What follows belongs to an exercise in optimizing a design on an open flow for small area; a production flow would make more cautious choices. Where RTL was checked, it was by simulation tests only, not by an equivalence proof against the original. Some runs may be left out. An edit can pass the tests and still lose a function that they never use. Only the layout flow was run in run 4; the RTL was not checked for function there.

`flow/run.sh`:
```
#!/bin/bash
# synth_recipe.tcl (not shown) runs the flow's synth.tcl, then flattens the netlist and writes it again
# the make line also repeats each setting of config.mk as NAME=value (left out here)
make -C /OpenROAD-flow-scripts/flow DESIGN_CONFIG=/design/flow/config.mk WORK_HOME=/design/flow/orfs CLKGATE_MAP_FILE= SYNTH_SCRIPT=/design/flow/synth_recipe.tcl finish
```
`flow/config.mk`:
```
export PLATFORM = sky130hd
export DESIGN_NAME = main
export DESIGN_NICKNAME = main
export VERILOG_FILES = /design/flow/design.v
export SDC_FILE = /design/flow/constraint.sdc
export NUM_CORES = 4
export LEC_CHECK = 0
export CAP_MARGIN = 20
export CORE_MARGIN = 2
export CORE_UTILIZATION = 40
export SLEW_MARGIN = 20
```
`flow/constraint.sdc`:
```
create_clock -name core_clock -period 6.0 [get_ports {CLK}]
set_input_delay 1.2000 -clock core_clock [delete_from_list [all_inputs] [get_ports {CLK}]]
set_output_delay 1.2000 -clock core_clock [all_outputs]
set_load 0.01 [all_outputs]
```
`flow/design.v`:
```
`timescale 1ns / 1ps
module main(
    input wire CLK,           
    input wire RST,          
    input wire SW1,          
    input wire SW2,          
    input wire SW3,          
    input wire SW4,          
    output wire VGA_HS,      
    output wire VGA_VS,      
    output reg  VGA_R2,      
    output reg  VGA_G2,      
    output reg  VGA_B2,      
    output reg  VGA_R1,      
    output reg  VGA_G1,      
    output reg  VGA_B1       
);
    localparam H_DISPLAY = 640;
    localparam V_DISPLAY = 480;
    localparam H_FRONT = 16;
    localparam H_PULSE = 96;
    localparam H_BACK = 48;
    localparam V_FRONT = 10;
    localparam V_PULSE = 2;
    localparam V_BACK = 33;
    localparam H_SYNC_CYCLES = H_DISPLAY + H_FRONT + H_PULSE + H_BACK;
    localparam V_SYNC_CYCLES = V_DISPLAY + V_FRONT + V_PULSE + V_BACK;
    localparam RECT_WIDTH = 17;    
    localparam RECT_HEIGHT = 10;   
    localparam PLAYER_WIDTH = 30;
    localparam PLAYER_HEIGHT = 50;
    localparam PLAYER_SPEED = 2500;
    reg [9:0] h_count;   
    reg [9:0] v_count;   
    reg [9:0] player_x;   
    reg [9:0] player_y;
    reg [31:0] r_PLAYER_COUNT;
    always @(posedge CLK) begin
            if (RST) begin
                h_count <= 0;
                v_count <= 0;
            end else
            if (h_count == H_SYNC_CYCLES - 1) begin
                h_count <= 0;
                if (v_count == V_SYNC_CYCLES - 1)
                    v_count <= 0;
                else
                    v_count <= v_count + 1;
            end else begin
                h_count <= h_count + 1;
            end
        end
    assign VGA_HS = (h_count >= H_DISPLAY + H_FRONT) && (h_count < H_DISPLAY + H_FRONT + H_PULSE);
    assign VGA_VS = (v_count >= V_DISPLAY + V_FRONT) && (v_count < V_DISPLAY + V_FRONT + V_PULSE);
    integer i;
    wire square_active[0:89];
    generate
        genvar idx;
        for (idx = 0; idx < 90; idx = idx + 1) begin : square_check
            localparam [9:0] SQ_X = 10 + (idx % 18) * 35;
            localparam [9:0] SQ_Y = 100 + (idx / 18) * 75;
            assign square_active[idx] = (h_count >= SQ_X) && (h_count < SQ_X + RECT_WIDTH) &&
                                        (v_count >= SQ_Y) && (v_count < SQ_Y + RECT_HEIGHT);
        end
    endgenerate
    reg [2:0] temp_red, temp_green, temp_blue;
    always @(*) begin
        temp_red = 3'b000;
        temp_green = 3'b000;
        temp_blue = 3'b000;
        for (i = 0; i < 90; i = i + 1) begin
            if (square_active[i]) begin
                temp_red = 3'b111;
                temp_green = 3'b111;
                temp_blue = 3'b111;
            end
        end
    end
    always @(posedge CLK) begin
        if (RST) begin
            r_PLAYER_COUNT <= 0;
            player_x <= H_DISPLAY / 2 - PLAYER_WIDTH / 2;
            player_y <= V_DISPLAY / 2 - PLAYER_HEIGHT / 2;
        end else
        if (r_PLAYER_COUNT < PLAYER_SPEED) begin
            r_PLAYER_COUNT <= r_PLAYER_COUNT + 1;
        end else begin
            r_PLAYER_COUNT <= 0;
            if (SW1 && player_y < V_DISPLAY - PLAYER_HEIGHT) begin
                player_y <= player_y - 1;  
            end
            if (SW2 && player_y > 0) begin
                player_y <= player_y + 1;  
            end
            if (SW3 && player_x > 0) begin
                player_x <= player_x - 1;  
            end
            if (SW4 && player_x < H_DISPLAY - PLAYER_WIDTH) begin
                player_x <= player_x + 1;  
            end
        end
    end
    always @(posedge CLK) begin
            if (h_count < H_DISPLAY && v_count < V_DISPLAY) begin
                if ((h_count >= player_x) && (h_count < player_x + PLAYER_WIDTH) &&
                    (v_count >= player_y) && (v_count < player_y + PLAYER_HEIGHT)) begin
                    VGA_R2 <= 3'b000;
                    VGA_G2 <= 3'b111;
                    VGA_B2 <= 3'b000;
                end else begin
                    VGA_R2 <= temp_red;
                    VGA_G2 <= temp_green;
                    VGA_B2 <= temp_blue;
                end
            end else begin
                VGA_R2 <= 3'b000;
                VGA_G2 <= 3'b000;
                VGA_B2 <= 3'b000;
            end
        end
    always @(posedge CLK) begin
        VGA_R1 <= 3'b000;   
        VGA_G1 <= 3'b000;
        VGA_B1 <= 3'b000;
    end
endmodule
```
==> metrics.yaml, run 1 <==
synthTopCellsByCount: "nor2_1, dfxtp_1, ha_1, nand2_1, xnor2_1"
routed_wl_um: 11500
synthToLayoutAreaGrowth_pct: 10.8
rrSetupSlack_ns: 2.47
netlist_area_sq_mm: 0.00523
regArea_sq_mm: 0.00148
n_tap_cell: 172
drive_gt1_frac: 0.0459
synth_warnings: 1
yosys-top-cells-area: "dfxtp_1, ha_1, xnor2_1, nor2_1, xor2_1"
worst_pin_slew_ns: 1.06
syn_area_per_cell_sq_um: 8.23
multiInputGateArea_sq_mm: 0.00355
buf_share: 0.0186
path_clk_slew_ns: 0.06
finalHoldViolations: 0
die_area_sq_mm: 0.0140
hold_end: "r_PLAYER_COUNT[0]"
fp.coreArea_sq_mm: 0.0127
die_y_um: 118
drv_slew: 0
hold_buffers: 0
worstReg2RegStart: "player_x[1]"
n_fill_cell: 1256
synthDistinctLibCells: 61
num-multi-input-gates: 519
critPathMaxFanout: 11
ys_ff_latch: 74
synth_top_area_share: 0.283
setup_viol: 0
reg2reg_depth: 11
portBuffers: 10
critPathLaunch: "SW4"
track_usage: 0.171
inverters: 33
clock-root-buffer: "clkbuf_16"
seq_cells: 74
drc: 0
antenna-diode-count: 0
setup_tns_ns: 0
fin_crit_ns: 3.74
max_freq_ghz: 0.268
cp.required_ns: 6.24
fin_nets: 722
hp-class: "flop to flop"
slowest_delay_ns: 0.62
clk_share: 0.0536
layout_common_cells: "nor2_1, dfxtp_1, ha_1"
startpoint_type: "input pin"
status: "timing/DRC/antenna clean"
grt_pass1_wl_um: 19800
crit_chain: "clkdlybuf4s50_1 -> o221ai_1 -> fa_1 -> a21o_1 -> a211oi_1 -> nor2_1 -> nor3_1 -> o21bai_1 -> xor2_1 -> a211o_1"
drt.antenna.violating_nets: 0
cp_top_family: "compound AO/OA/AOI/OAI gates"
cp_num_cells: 10
final_common_cell: "nor2_1"
drt-initial-drc-count: 213
## run 1: cell families (layout without fill, tap and decap cells)
group | Yosys count | count (layout) | share of synthesized area
compound gates | 134 | 134 | 0.180
xor+xnor | 57 | 57 | 0.0955
buf+inv | 64 | 60 | 0.0524
flops | 74 | 74 | 0.283
fa+ha+maj | 68 | 68 | 0.166
other cells | 1 | 23 | 0.000717
simple gates | 234 | 234 | 0.216
mux | 3 | 3 | 0.00574
## run 1: metal layers
layer,GRT usage,wire length (um)
met1,0.212,5460
met2,0.285,5450
met3,0.0294,421
met4,0.0813,203
met5,0,0
## run 1: state kept, by name, indices dropped and copies added (netlist names)
| register | count |
|---|---|
| player_x | 10 |
| player_y | 10 |
| r_PLAYER_COUNT | 32 |
| h_count | 10 |
| VGA_G2 | 1 |
| v_count | 10 |
| VGA_B2 | 1 |
## run 1: through the flow
stage / util / cells
after floorplan: - / 657
after global placement: 0.433 / 809
after detailed placement: 0.433 / 809
after CTS: 0.457 / 825
after global routing: 0.457 / 825
final: 0.457 / 825
==> run_1/clk_routes.png <==
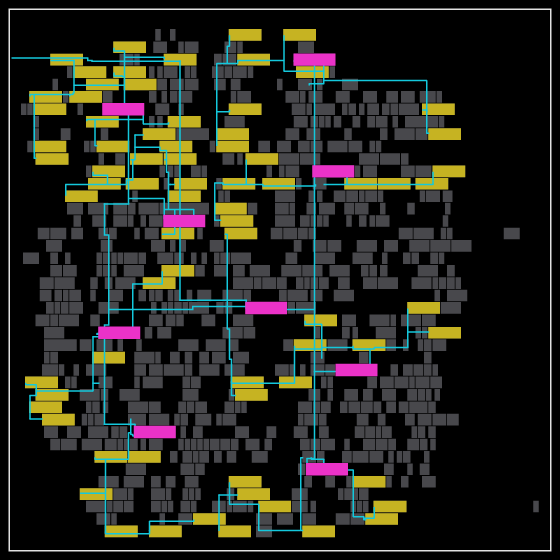
[magenta] clock drivers | count: 9
[cyan] clock wires | length: 1050 um
[yellow] flip-flops | count: 74
flops lie: all over the die

==> run_1/flops_by_reg.png <==
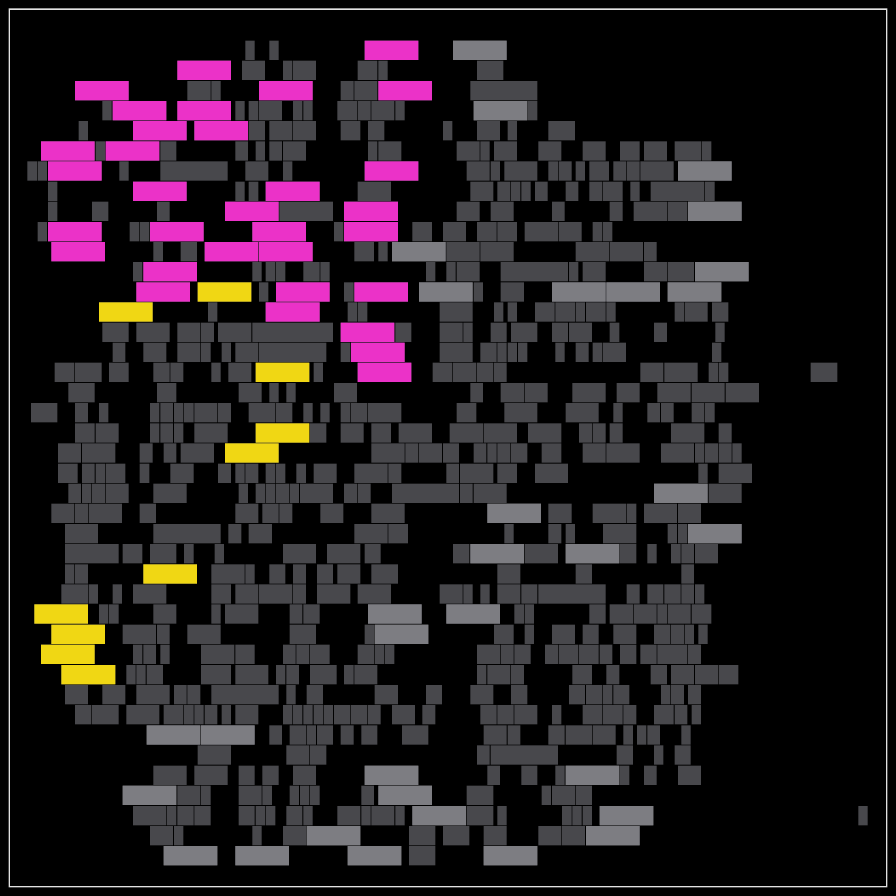
| color | signal | flops |
|---|---|---|
| magenta | r_PLAYER_COUNT | 32 |
| yellow | player_y | 10 |

==> run_1/clocks.png <==
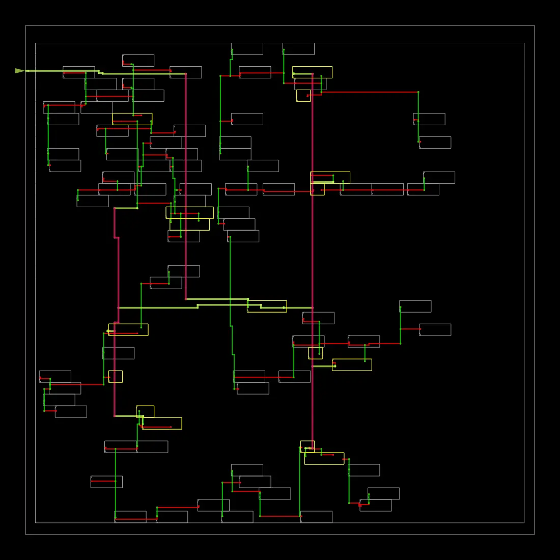
clk_skew: 0.00693 ns
TritonCTS Sinks: 74
clock latency (worst-skew pair): 0.35 ns
clock buf count: 9
TritonCTS Buffers: 9

==> run_1/io_fan.png <==
The bar under the picture is 20 um long.
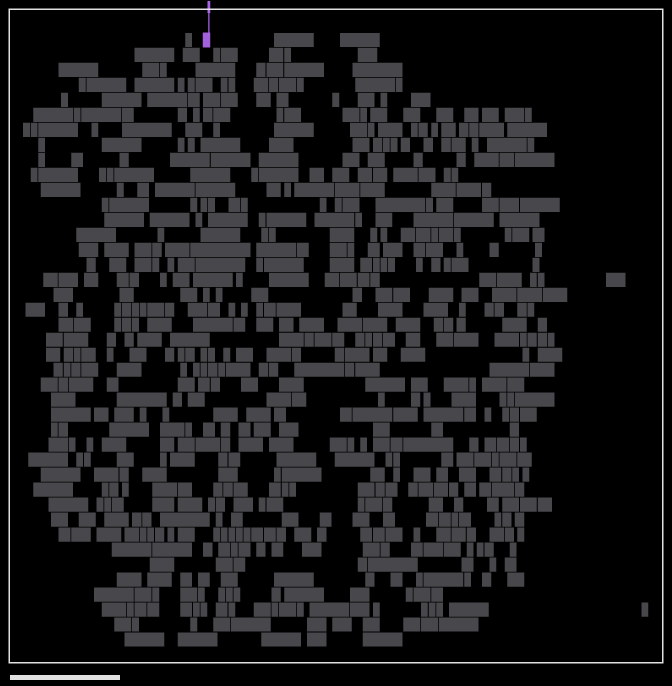

## Run 2: what changed since run 1
==> flow/design.v (replaced) <==
`timescale 1ns / 1ps
module main(
    input wire CLK,
    input wire RST,
    input wire SW1,
    input wire SW2,
    input wire SW3,
    input wire SW4,
    output wire VGA_HS,
    output wire VGA_VS,
    output reg  VGA_R2,
    output reg  VGA_G2,
    output reg  VGA_B2,
    output wire VGA_R1,
    output wire VGA_G1,
    output wire VGA_B1
);
    reg [9:0] h, v, px, py;
    reg [11:0] m;
    reg [5:0] c;         
    wire h_end = h[9] & h[8] & h[4] & h[3] & h[2] & h[1] & h[0];    
    wire v_end = v[9] & v[3] & v[2];                                
    wire tick  = m[11] & m[8] & m[7] & m[6] & m[2];                 
    wire c_end = c[5] & c[4];                                       
    wire [10:0] hc, vc;
    wire [12:0] mc;
    wire [6:0] cc;
    assign hc[0] = 1'b1;
    assign vc[0] = h_end;
    assign mc[0] = 1'b1;
    assign cc[0] = 1'b1;
    genvar i;
    generate
        for (i = 0; i < 10; i = i + 1) begin : g_hv
            assign hc[i+1] = hc[i] & h[i];
            assign vc[i+1] = vc[i] & v[i];
        end
        for (i = 0; i < 12; i = i + 1) begin : g_m
            assign mc[i+1] = mc[i] & m[i];
        end
        for (i = 0; i < 6; i = i + 1) begin : g_c
            assign cc[i+1] = cc[i] & c[i];
        end
    endgenerate
    always @(posedge CLK) begin
        if (RST | h_end)
            h <= 10'd0;
        else
            h <= h ^ hc[9:0];
        if (RST | (h_end & v_end))
            v <= 10'd0;
        else
            v <= v ^ vc[9:0];
        if (RST | tick)
            m <= 12'd0;
        else
            m <= m ^ mc[11:0];
        if (RST | h_end)
            c <= 6'd22;
        else if (c_end)
            c <= 6'd14;
        else
            c <= c ^ cc[5:0];
    end
    assign VGA_HS = h[9] & ~h[8] & h[7] & (h[6] | h[5] | h[4]) & ~(h[6] & h[5] & h[4]);
    assign VGA_VS = ~v[9] & v[8] & v[7] & v[6] & v[5] & ~v[4] & v[3] & ~v[2] & v[1];
    wire px_max = px[9] & px[6] & px[5] & px[1];                    
    wire [10:0] lt;
    localparam [9:0] K430 = 10'd430;
    assign lt[0] = 1'b0;
    generate
        for (i = 0; i < 10; i = i + 1) begin : g_lt
            if (K430[i])
                assign lt[i+1] = ~py[i] | lt[i];
            else
                assign lt[i+1] = ~py[i] & lt[i];
        end
    endgenerate
    wire upx = SW4 & ~px_max;
    wire dnx = ~upx & SW3 & (|px);
    wire upy = SW2 & (|py);
    wire dny = ~upy & SW1 & lt[10];
    wire [10:0] tx, ty;
    assign tx[0] = tick & (upx | dnx);
    assign ty[0] = tick & (upy | dny);
    generate
        for (i = 0; i < 10; i = i + 1) begin : g_p
            assign tx[i+1] = tx[i] & (px[i] ^ dnx);
            assign ty[i+1] = ty[i] & (py[i] ^ dny);
        end
    endgenerate
    always @(posedge CLK) begin
        if (RST) begin
            px <= 10'd305;
            py <= 10'd215;
        end else begin
            px <= px ^ tx[9:0];
            py <= py ^ ty[9:0];
        end
    end
    wire vis = (~h[9] | ~(h[8] | h[7])) & ~v[9] & ~(v[8] & v[7] & v[6] & v[5]);
    wire [10:0] bx, by;
    wire [9:0] dx, dy;
    assign bx[0] = 1'b0;
    assign by[0] = 1'b0;
    generate
        for (i = 0; i < 10; i = i + 1) begin : g_d
            assign dx[i] = h[i] ^ px[i] ^ bx[i];
            assign bx[i+1] = (~h[i] & px[i]) | (~(h[i] ^ px[i]) & bx[i]);
            assign dy[i] = v[i] ^ py[i] ^ by[i];
            assign by[i+1] = (~v[i] & py[i]) | (~(v[i] ^ py[i]) & by[i]);
        end
    endgenerate
    wire in_x = ~bx[10] & ~(|dx[9:5]) & ~(dx[4] & dx[3] & dx[2] & dx[1]);
    wire in_y = ~by[10] & ~(|dy[9:6]) & ~(dy[5] & dy[4] & (dy[3] | dy[2] | dy[1]));
    wire on_player = in_x & in_y;
    wire col = c[5];
    reg row;
    integer k;
    always @(*) begin
        row = 1'b0;
        for (k = 0; k < 5; k = k + 1)
            if (v >= 100 + 75 * k && v < 110 + 75 * k) row = 1'b1;
    end
    wire tile = col & row;
    always @(posedge CLK) begin
        VGA_R2 <= vis & ~on_player & tile;
        VGA_G2 <= vis & (on_player | tile);
        VGA_B2 <= vis & ~on_player & tile;
    end
    assign VGA_R1 = 1'b0;
    assign VGA_G1 = 1'b0;
    assign VGA_B1 = 1'b0;
endmodule
--- a/flow/config.mk
+++ b/flow/config.mk
@@ -8,4 +8,5 @@
 export CAP_MARGIN = 20
 export CORE_MARGIN = 2
 export CORE_UTILIZATION = 40
+export CTS_BUF_LIST = sky130_fd_sc_hd__clkbuf_4
 export SLEW_MARGIN = 20
==> run_2/io_fan.png <==
The bar under the picture is 20 um long.
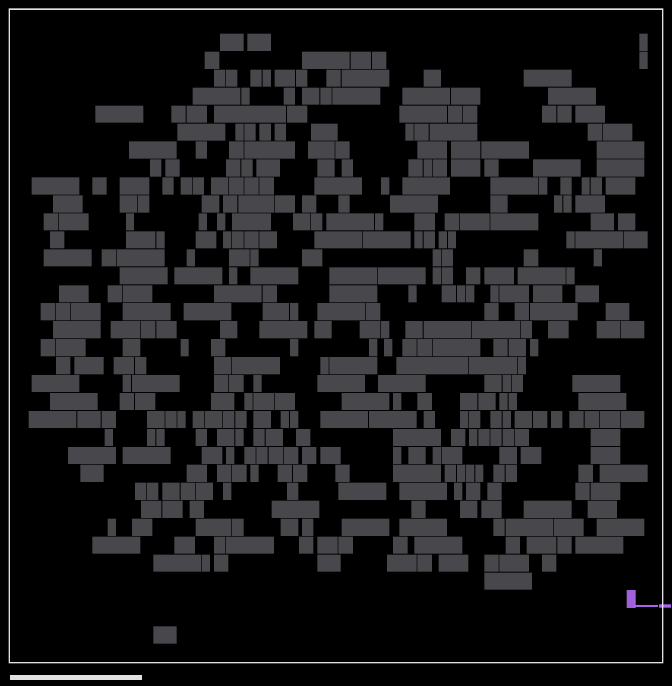
| color | port | bits | direction | end cells | buffers | wire |
|---|---|---|---|---|---|---|
| purple | VGA_G1 | 1 | output | 1 | 0 | 4.30 um |

==> run_2/power_grid.png <==
The bar under the picture is 20 um long. Pins as bars on the die edge.
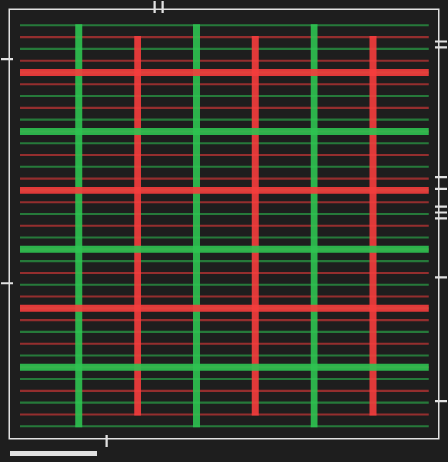
| color | net |
|---|---|
| red | VDD |
| green | VSS |
met5 straps: 6
met1 rails: 35
signal pins: 14
rows: 34
met4 straps: 6

==> metrics.yaml, run 2 <==
status: "timing/DRC/antenna clean"
die_w_um: 98.7
drt-initial-drc-count: 87  # -59%
slowest_delay_ns: 0.44  # -0.18 ns
synthSimpleGateAreaFrac: 0.247  # +0.0304
drc: 0  # unchanged
top_register: "m"
synth_warnings: 1  # unchanged
routed_wl_um: 6880  # -40%
reg2reg_depth: 16  # +5
rrSetupSlack_ns: 1.76  # -0.71 ns
largest_register_ffs: 12  # -63%
critPathLaunch: "v[1]"
synthDistinctLibCells: 58  # -4.9%
die_y_um: 98.7  # -17%
wl_met3_um: 226  # -46%
synth_mux_area_frac: 0.0146  # +0.00889
cp_top_family: "adder cells"
layout_common_cells: "dfxtp_1, ha_1, and2_1"
synth_top_area_share: 0.335  # +0.0512
setup_viol: 0  # unchanged
crit_chain: "inv_1 -> fa_1 -> fa_1 -> inv_1 -> fa_1 -> fa_1 -> inv_1 -> fa_1 -> fa_1 -> fa_1 -> fa_1 -> inv_1 -> fa_1 -> nor2_1 -> nand4_1 -> o31ai_1"
drt.antenna.violating_nets: 0  # unchanged
route.top_layer_used: "met4"
final_cells: 504  # -39%
insertion_delay_ns: 0.41  # +0.06 ns
fin_crit_ns: 4.24  # +0.502 ns
syn_area_per_cell_sq_um: 9.35  # +14%
ys_ff_latch: 60  # -19%
drv_slew: 0  # unchanged
hp-class: "flop to flop"
yosys-top-cells-area: "dfxtp_1, ha_1, fa_1, and2_1, nor2_1"
final.setup_skew_ns: 0.0152  # +0.00828 ns
wl_met1_um: 3390  # -38%
met2_length_um: 3160  # -42%
hold_buffers: 0  # unchanged
synth-edff-count: 0
synth_xor_area_frac: 0.0366  # -0.0589
cts_tree: "built"
worst_pin_slew_ns: 0.632  # -0.429 ns
fin_nets: 446  # -38%
synthAdderAreaFrac: 0.208  # +0.0428
path_clk_slew_ns: 0.10  # +0.04 ns
cts.sinks: 60  # -19%
num_vias: 2678
synth_top_family_by_area: "simple AND/OR/NAND/NOR gates"
cp.required_ns: 6.32  # +0.08 ns
place_inst: 488  # -40%
grt_pass1_wl_um: 12000  # -40%
synth_compound_area_frac: 0.109  # -0.0708
portBuffers: 10  # unchanged
netlist_area_sq_mm: 0.00359  # -31%
synthTopCellsByCount: "dfxtp_1, ha_1, and2_1, nor2_1, inv_1"
clock-root-buffer: "clkbuf_4"
track_usage: 0.154  # -0.0168
antenna-diode-count: 0  # unchanged
hold_end: "c[0]"
drive_gt1_frac: 0.0707  # +0.0248
setup_tns_ns: 0  # unchanged
met3_usage: 0.0369  # +0.00744
die_area_sq_mm: 0.00975  # -30%
finalHoldViolations: 0  # unchanged
synthToLayoutAreaGrowth_pct: 8.82
==> run_2/congestion.png <==
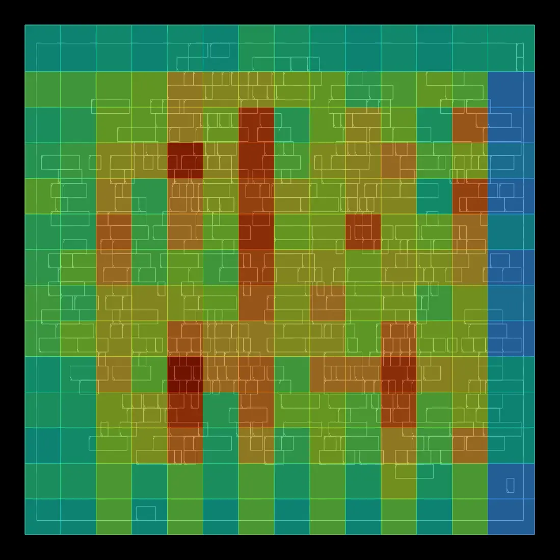
grt peak-use layer: met2
routed len/inst: 13.7 um
final core occ: 0.448
met1 Track Usage GR: 0.209

run 2: cell count changes after synthesis, moves of 10 or more:
cell	delta
xnor2_1	-29
and2_1	+26
nor2_1	-60
ha_1	-35
dfxtp_1	-14
o21ai_0	-11
nand2_1	-22
nand3_1	-10
clkbuf_1	-12
xor2_1	-13
fa_1	+16
run 2: worst register-to-register path: cells and delay by family, from the launching register on:
kind,cells,cell delay (ns)
adder cells (fa/ha/maj),9,3.04
flip-flops,1,0.41
buffers and inverters,4,0.29
AND/OR/NAND/NOR,2,0.21
AO/OA/AOI/OAI,1,0.19
run 2: final cells by class:
class | count | area (sq um)
fillers | 848 | 4810
multi-input cells | 286 | 2220
flip-flops and latches | 60 | 1200
well taps | 108 | 135
repair buffers | 11 | 108
inverters | 23 | 86.3
clock inverters | 6 | 78.8
clock buffers | 10 | 75.1
==> run_2/clk_routes.png <==
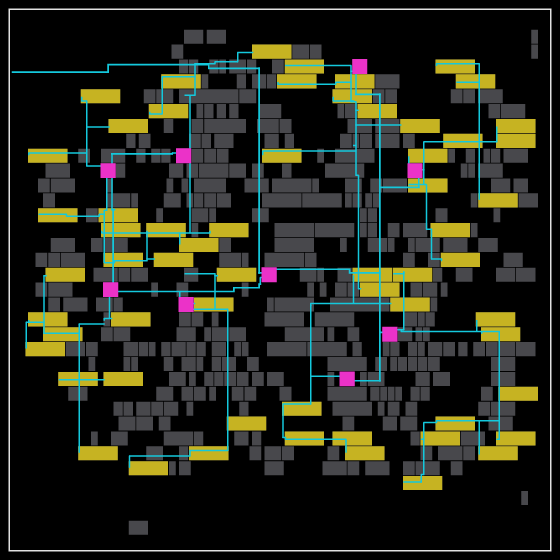

## Run 3: what changed since run 2
--- a/flow/config.mk
+++ b/flow/config.mk
@@ -8,5 +8,4 @@
 export CAP_MARGIN = 20
 export CORE_MARGIN = 2
 export CORE_UTILIZATION = 40
-export CTS_BUF_LIST = sky130_fd_sc_hd__clkbuf_4
 export SLEW_MARGIN = 20
==> run_3/clk_routes.png <==
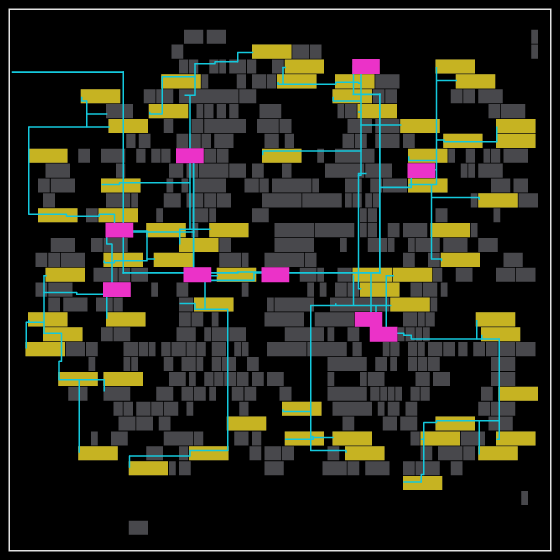
[magenta] clock drivers | count: 9
[yellow] flip-flops | count: 60
[cyan] clock wires | length: 885 um
flops lie: all over the die

==> run_3/congestion.png <==
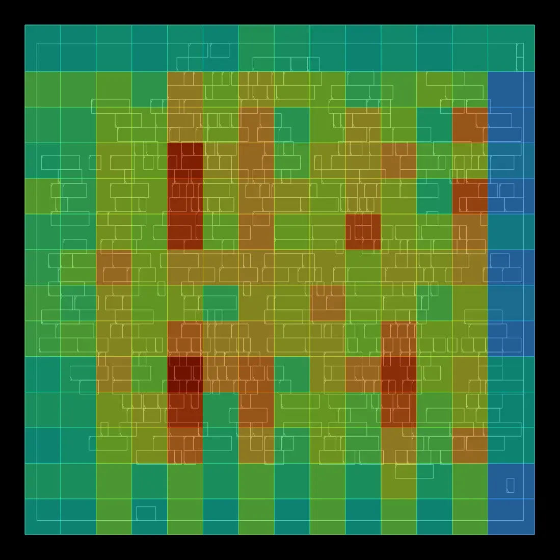
M3 GR Usage: 0.0305
met1 Track Usage GR: 0.209
routed len/inst: 13.6 um
gr usage total: 0.151
GRT met2 Usage: 0.234

==> metrics.yaml, run 3 <==
yosys-top-cells-area: "dfxtp_1, ha_1, fa_1, and2_1, nor2_1"
hp-class: "flop to flop"
synthDistinctLibCells: 58  # unchanged
critPathMaxFanout: 6
syn_area_per_cell_sq_um: 9.35  # unchanged
synth-edff-count: 0  # unchanged
antenna-diode-count: 0  # unchanged
initial_core_util: 0.412
met2_length_um: 3110  # -1.6%
startpoint_type: "flop"
final_cells: 504  # unchanged
final.setup_skew_ns: 0.00906  # -0.00614 ns
cp.required_ns: 6.25  # -0.07 ns
num_vias: 2666  # -0.45%
setup_tns_ns: 0  # unchanged
drv_slew: 0  # unchanged
cts_tree: "built"
ys_ff_latch: 60  # unchanged
worst_pin_slew_ns: 0.634  # +0.00202 ns
busiest_layer: "met2"
synth_warnings: 1  # unchanged
synthSimpleGateAreaFrac: 0.247  # unchanged
first_pass_iters: 4
routed_wl_um: 6830  # -0.71%
n_fill_cell: 838  # -1.2%
critPathLaunch: "v[1]"
die_area_sq_mm: 0.00975  # unchanged
regArea_sq_mm: 0.00120  # unchanged
synthToLayoutAreaGrowth_pct: 11.1
synth_mux_area_frac: 0.0146  # unchanged
status: "timing/DRC/antenna clean"
cp_top_family: "adder cells"
fin_crit_ns: 4.23  # -0.00734 ns
cts.sinks: 60  # unchanged
drt.antenna.violating_nets: 0  # unchanged
netlist_area_sq_mm: 0.00359  # unchanged
fin_nets: 446  # unchanged
drive_gt1_frac: 0.0758  # +0.00505
route.top_layer_used: "met4"
grt_pass1_wl_um: 11900  # -0.86%
synth_top_area_share: 0.335  # unchanged
largest_register_ffs: 12  # unchanged
synth_top_family_by_area: "simple AND/OR/NAND/NOR gates"
path_clk_slew_ns: 0.06  # -0.04 ns
hold_buffers: 0  # unchanged
top_register: "m"
synthTopCellsByCount: "dfxtp_1, ha_1, and2_1, nor2_1, inv_1"
drc: 0  # unchanged
wl_met1_um: 3420  # +0.86%
wl_met3_um: 212  # -6.2%
setup_viol: 0  # unchanged
drt-initial-drc-count: 77  # -11%
die_w_um: 98.7  # unchanged
crit_chain: "inv_1 -> fa_1 -> fa_1 -> inv_1 -> fa_1 -> fa_1 -> inv_1 -> fa_1 -> fa_1 -> fa_1 -> fa_1 -> inv_1 -> fa_1 -> nor2_1 -> nand4_1 -> o31ai_1"
clock-root-buffer: "clkbuf_8"
==> run_3/io_fan.png <==
The bar under the picture is 20 um long.
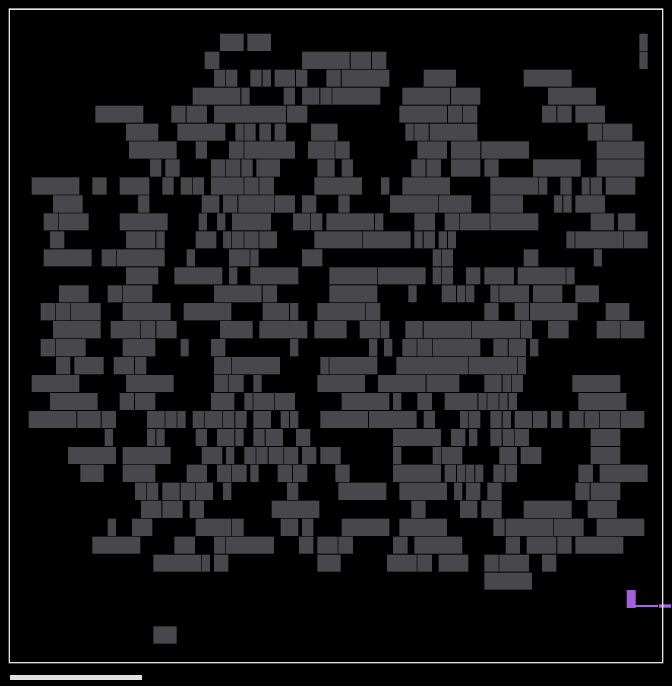
| color | port | bits | direction | end cells | buffers | wire |
|---|---|---|---|---|---|---|
| purple | VGA_G1 | 1 | output | 1 | 0 | 4.30 um |

-- run 3: changes by cell type in the layout (fill, tap and decap cells not counted), sizes merged --
cell / delta
clkbuf: +3
clkinv: -3
-- run 3: per-stage QoR --
stage,area [sq um],utilization
floorplan,3600,-
global placement,3750,0.430
detailed placement,3750,0.430
CTS,3990,0.457
global route,3990,0.457
finish,3990,0.457
-- run 3: path summary, 6_finish.rpt --
| kind | endpoint | slack (ns) | cells after the start |
|---|---|---|---|
| max | VGA_G2 | 1.77 | 16 |
| min | c[0] | 0.43 | 1 |
| max reg2reg | VGA_G2 | 1.77 | 16 |
| min reg2reg | c[0] | 0.43 | 1 |
-- run 3: cell type report --
class	count	area share
flip-flops and latches	60	0.301
repair buffers	11	0.0270
well taps	108	0.0339
inverters	23	0.0216
multi-input cells	286	0.557
clock buffers	13	0.0423
clock inverters	3	0.0169
==> run_3/flops_by_reg.png <==
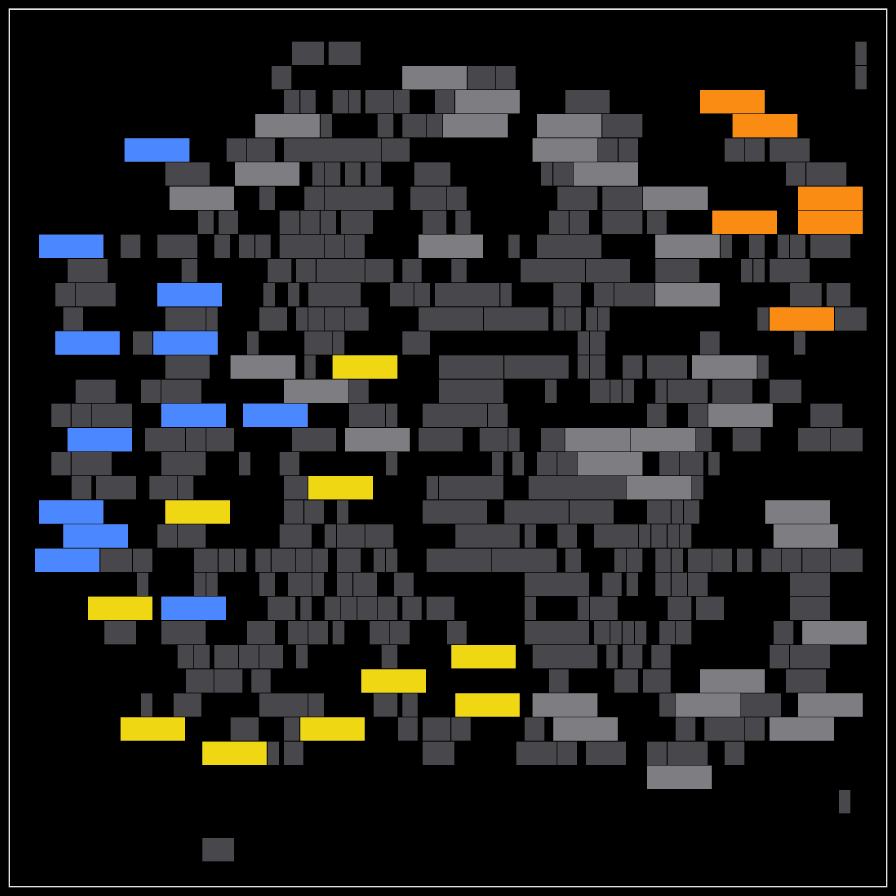

## Run 4: what changed since run 3
--- a/flow/design.v
+++ b/flow/design.v
@@ -20,23 +20,20 @@
     reg [5:0] c;         
     wire h_end = h[9] & h[8] & h[4] & h[3] & h[2] & h[1] & h[0];    
     wire v_end = v[9] & v[3] & v[2];                                
-    wire tick  = m[11] & m[8] & m[7] & m[6] & m[2];                 
+    localparam [11:0] M_END = 12'h727;
+    localparam [11:0] M_SEL = 12'hAFF;
+    wire tick  = ((m ^ M_END) & M_SEL) == 12'd0;
     wire c_end = c[5] & c[4];                                       
     wire [10:0] hc, vc;
-    wire [12:0] mc;
     wire [6:0] cc;
     assign hc[0] = 1'b1;
     assign vc[0] = h_end;
-    assign mc[0] = 1'b1;
     assign cc[0] = 1'b1;
     genvar i;
     generate
         for (i = 0; i < 10; i = i + 1) begin : g_hv
             assign hc[i+1] = hc[i] & h[i];
             assign vc[i+1] = vc[i] & v[i];
-        end
-        for (i = 0; i < 12; i = i + 1) begin : g_m
-            assign mc[i+1] = mc[i] & m[i];
         end
         for (i = 0; i < 6; i = i + 1) begin : g_c
             assign cc[i+1] = cc[i] & c[i];
@@ -54,7 +51,7 @@
         if (RST | tick)
             m <= 12'd0;
         else
-            m <= m ^ mc[11:0];
+            m <= {~m[10:0], m[0] ^ m[11]};
         if (RST | h_end)
             c <= 6'd22;
         else if (c_end)
--- a/flow/config.mk
+++ b/flow/config.mk
@@ -8,4 +8,5 @@
 export CAP_MARGIN = 20
 export CORE_MARGIN = 2
 export CORE_UTILIZATION = 40
+export CTS_BUF_LIST = sky130_fd_sc_hd__clkbuf_4
 export SLEW_MARGIN = 20
==> run_4/flops_by_reg.png <==
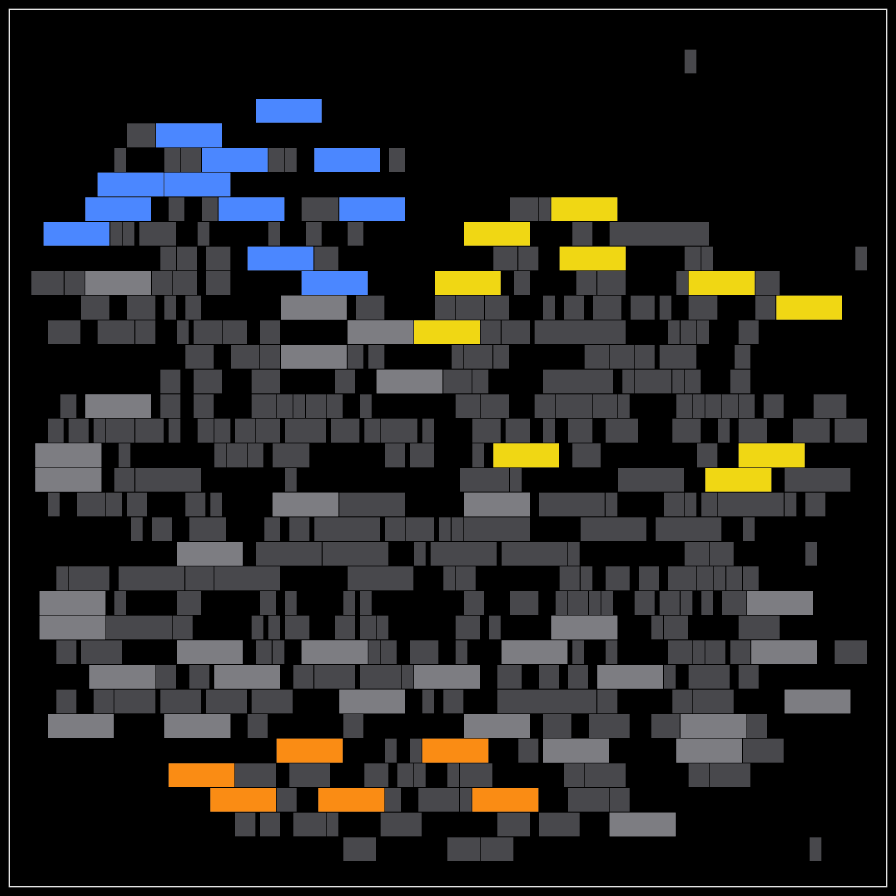
| color | signal | flops |
|---|---|---|
| yellow | py | 10 |
| blue | m | 12 |
| orange | c | 6 |

==> run_4/congestion.png <==
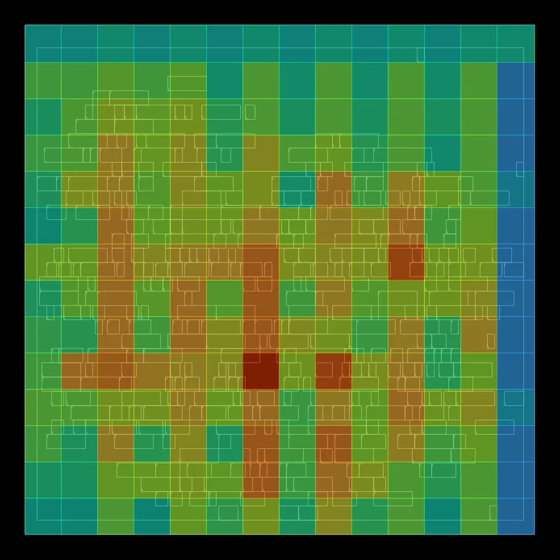
final core occ: 0.455
GRT met2 Usage: 0.224
met1 Track Usage GR: 0.193
gr usage total: 0.144

==> run_4/io_fan.png <==
The bar under the picture is 20 um long.
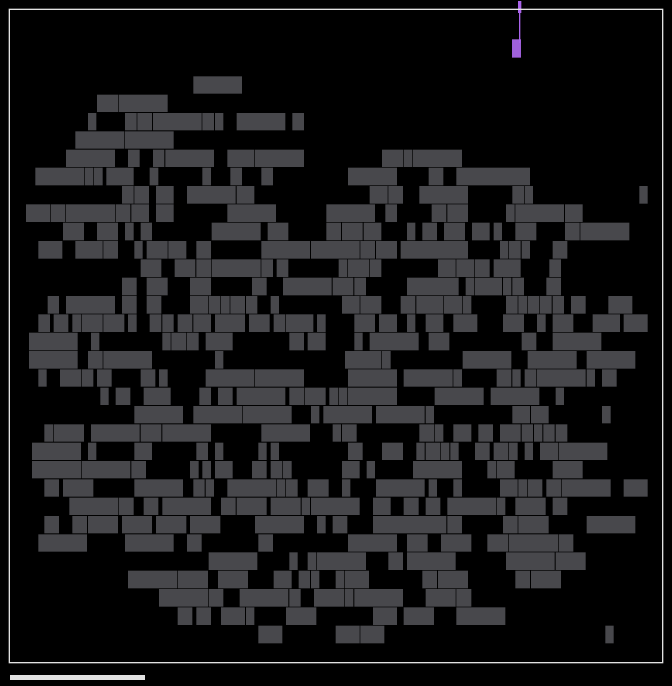
| color | port | bits | direction | end cells | buffers | wire |
|---|---|---|---|---|---|---|
| purple | VGA_G1 | 1 | output | 1 | 0 | 4.60 um |

==> metrics.yaml, run 4 <==
die_w_um: 96.8  # -1.9%
synth_mux_area_frac: 0.0171  # +0.00243
synthDistinctLibCells: 62  # +6.9%
yosys-top-cells-area: "dfxtp_1, fa_1, ha_1, nor2_1, xnor2_1"
critPathMaxFanout: 8  # +2
status: "timing/DRC/antenna clean"
cts_tree: "built"
final_cells: 486  # -3.6%
fin_crit_ns: 4.31  # +0.0768 ns
cp.required_ns: 6.30  # +0.05 ns
fin_area_sq_mm: 0.00378  # -5.2%
largest_register_ffs: 12  # unchanged
drv_slew: 0  # unchanged
cp_num_cells: 16  # unchanged
synth_top_family_by_area: "simple AND/OR/NAND/NOR gates"
startpoint_type: "flop"
synthSimpleGateAreaFrac: 0.256  # +0.00922
reg2reg_depth: 16  # unchanged
hold_end: "m[9]"
ys_ff_latch: 60  # unchanged
worst_pin_slew_ns: 0.624  # -0.0102 ns
hp-class: "flop to flop"
die_area_sq_mm: 0.00937  # -3.8%
placed_cell_area_sq_mm: 0.00363  # -3.3%
crit_chain: "inv_1 -> fa_1 -> fa_1 -> inv_1 -> fa_1 -> fa_1 -> inv_1 -> fa_1 -> fa_1 -> fa_1 -> fa_1 -> inv_1 -> fa_1 -> nor2_1 -> nand4_1 -> o31ai_1"
r2r_end: "VGA_G2"
syn_area_per_cell_sq_um: 9.44  # +0.99%
wl_per_cell_um: 13.0  # -3.7%
path_clk_slew_ns: 0.10  # +0.04 ns
hold_buffers: 0  # unchanged
clock-root-buffer: "clkbuf_4"
drc: 0  # unchanged
final.setup_skew_ns: 0.0143  # +0.00525 ns
routed_wl_um: 6340  # -7.2%
setup_viol: 0  # unchanged
crit_end: "VGA_G2"
top_register: "m"
hold_depth: 1  # unchanged
synth-edff-count: 0  # unchanged
netlist_area_sq_mm: 0.00345  # -4.0%
drt.antenna.violating_nets: 0  # unchanged
grt_pass1_wl_um: 11100  # -6.3%
synthToLayoutAreaGrowth_pct: 9.70
drt-initial-drc-count: 111  # +44%
critPathLaunch: "v[1]"
cts.sinks: 60  # unchanged
num_vias: 2565  # -3.8%
first_pass_iters: 4  # unchanged
antenna-diode-count: 0  # unchanged
-- run 4: cell types whose count changed after synthesis, moves of 3 or more --
cell | before | now
and2_1 | 29 | 18
nand4_1 | 9 | 12
nor2_1 | 25 | 34
xnor2_1 | 9 | 14
xor2_1 | 6 | 2
o21ai_0 | 13 | 8
nand2b_1 | 9 | 12
ha_1 | 31 | 21
clkbuf_1 | 10 | 7
a21oi_1 | 17 | 13
or3_1 | 11 | 7
-- run 4: routing by layer --
metal	GRT usage	vias to the layer above	part of all wire
li1	-	1299	-
met1	0.193	1227	0.50
met2	0.224	33	0.45
met3	0.0462	6	0.035
met4	0.0390	0	0.012
met5	0	-	0
-- run 4: layout make-up --
cell class / count / area (sq um)
clock buffers: 10 / 75.1
fillers: 792 / 4520
multi-input cells: 271 / 2090
clock inverters: 5 / 77.6
well taps: 105 / 131
repair buffers: 12 / 115
flip-flops and latches: 60 / 1200
inverters: 23 / 86.3
-- run 4: logic make-up after synthesis --
logic type	count (synthesis)
adders and majority gates	39
muxes	5
and+or+nand+nor	157
other	1
xor gates and xnor gates	16
AOI/OAI and AO/OA	51
DFF	60
buffers and inverters	36

## port drivers added, routing unchanged
How much do the figures lean on ideal ports? The routed layouts below were timed once more, with nothing changed but the port constraints. Step 1 (the two cells are an assumption about what drives the block):
set clk [get_ports {CLK}]
set_driving_cell -lib_cell sky130_fd_sc_hd__clkbuf_16 $clk
set_driving_cell -lib_cell sky130_fd_sc_hd__buf_2 [delete_from_list [all_inputs] $clk]
Step 2 adds t to the input delays and takes it off the output delays; t is the mean of the earliest and latest rising clock arrival at the registers after step 1. Input paths then give back, and output paths get back, about the clock's delay inside the block. a / b / c = ideal / step 1 / step 2; a / b = the first two.
| run | shift t [ns] | setup slack, ns | worst register clock-pin slew, ns |
|---|---|---|---|
| run 1 | 0.387 | 2.262 / 2.277 / 1.891 | 0.06 / 0.06 |
| run 2 | 0.430 | 1.760 / 1.760 / 1.760 | 0.11 / 0.11 |
| run 3 | 0.362 | 1.767 / 1.767 / 1.767 | 0.07 / 0.07 |
| run 4 | 0.415 | 1.690 / 1.690 / 1.690 | 0.10 / 0.10 |
After both steps every run listed still meets setup and hold. For run 1, which loses most, drivers alone change the setup slack by +0.015 ns; drivers and shift together by -0.371 ns.
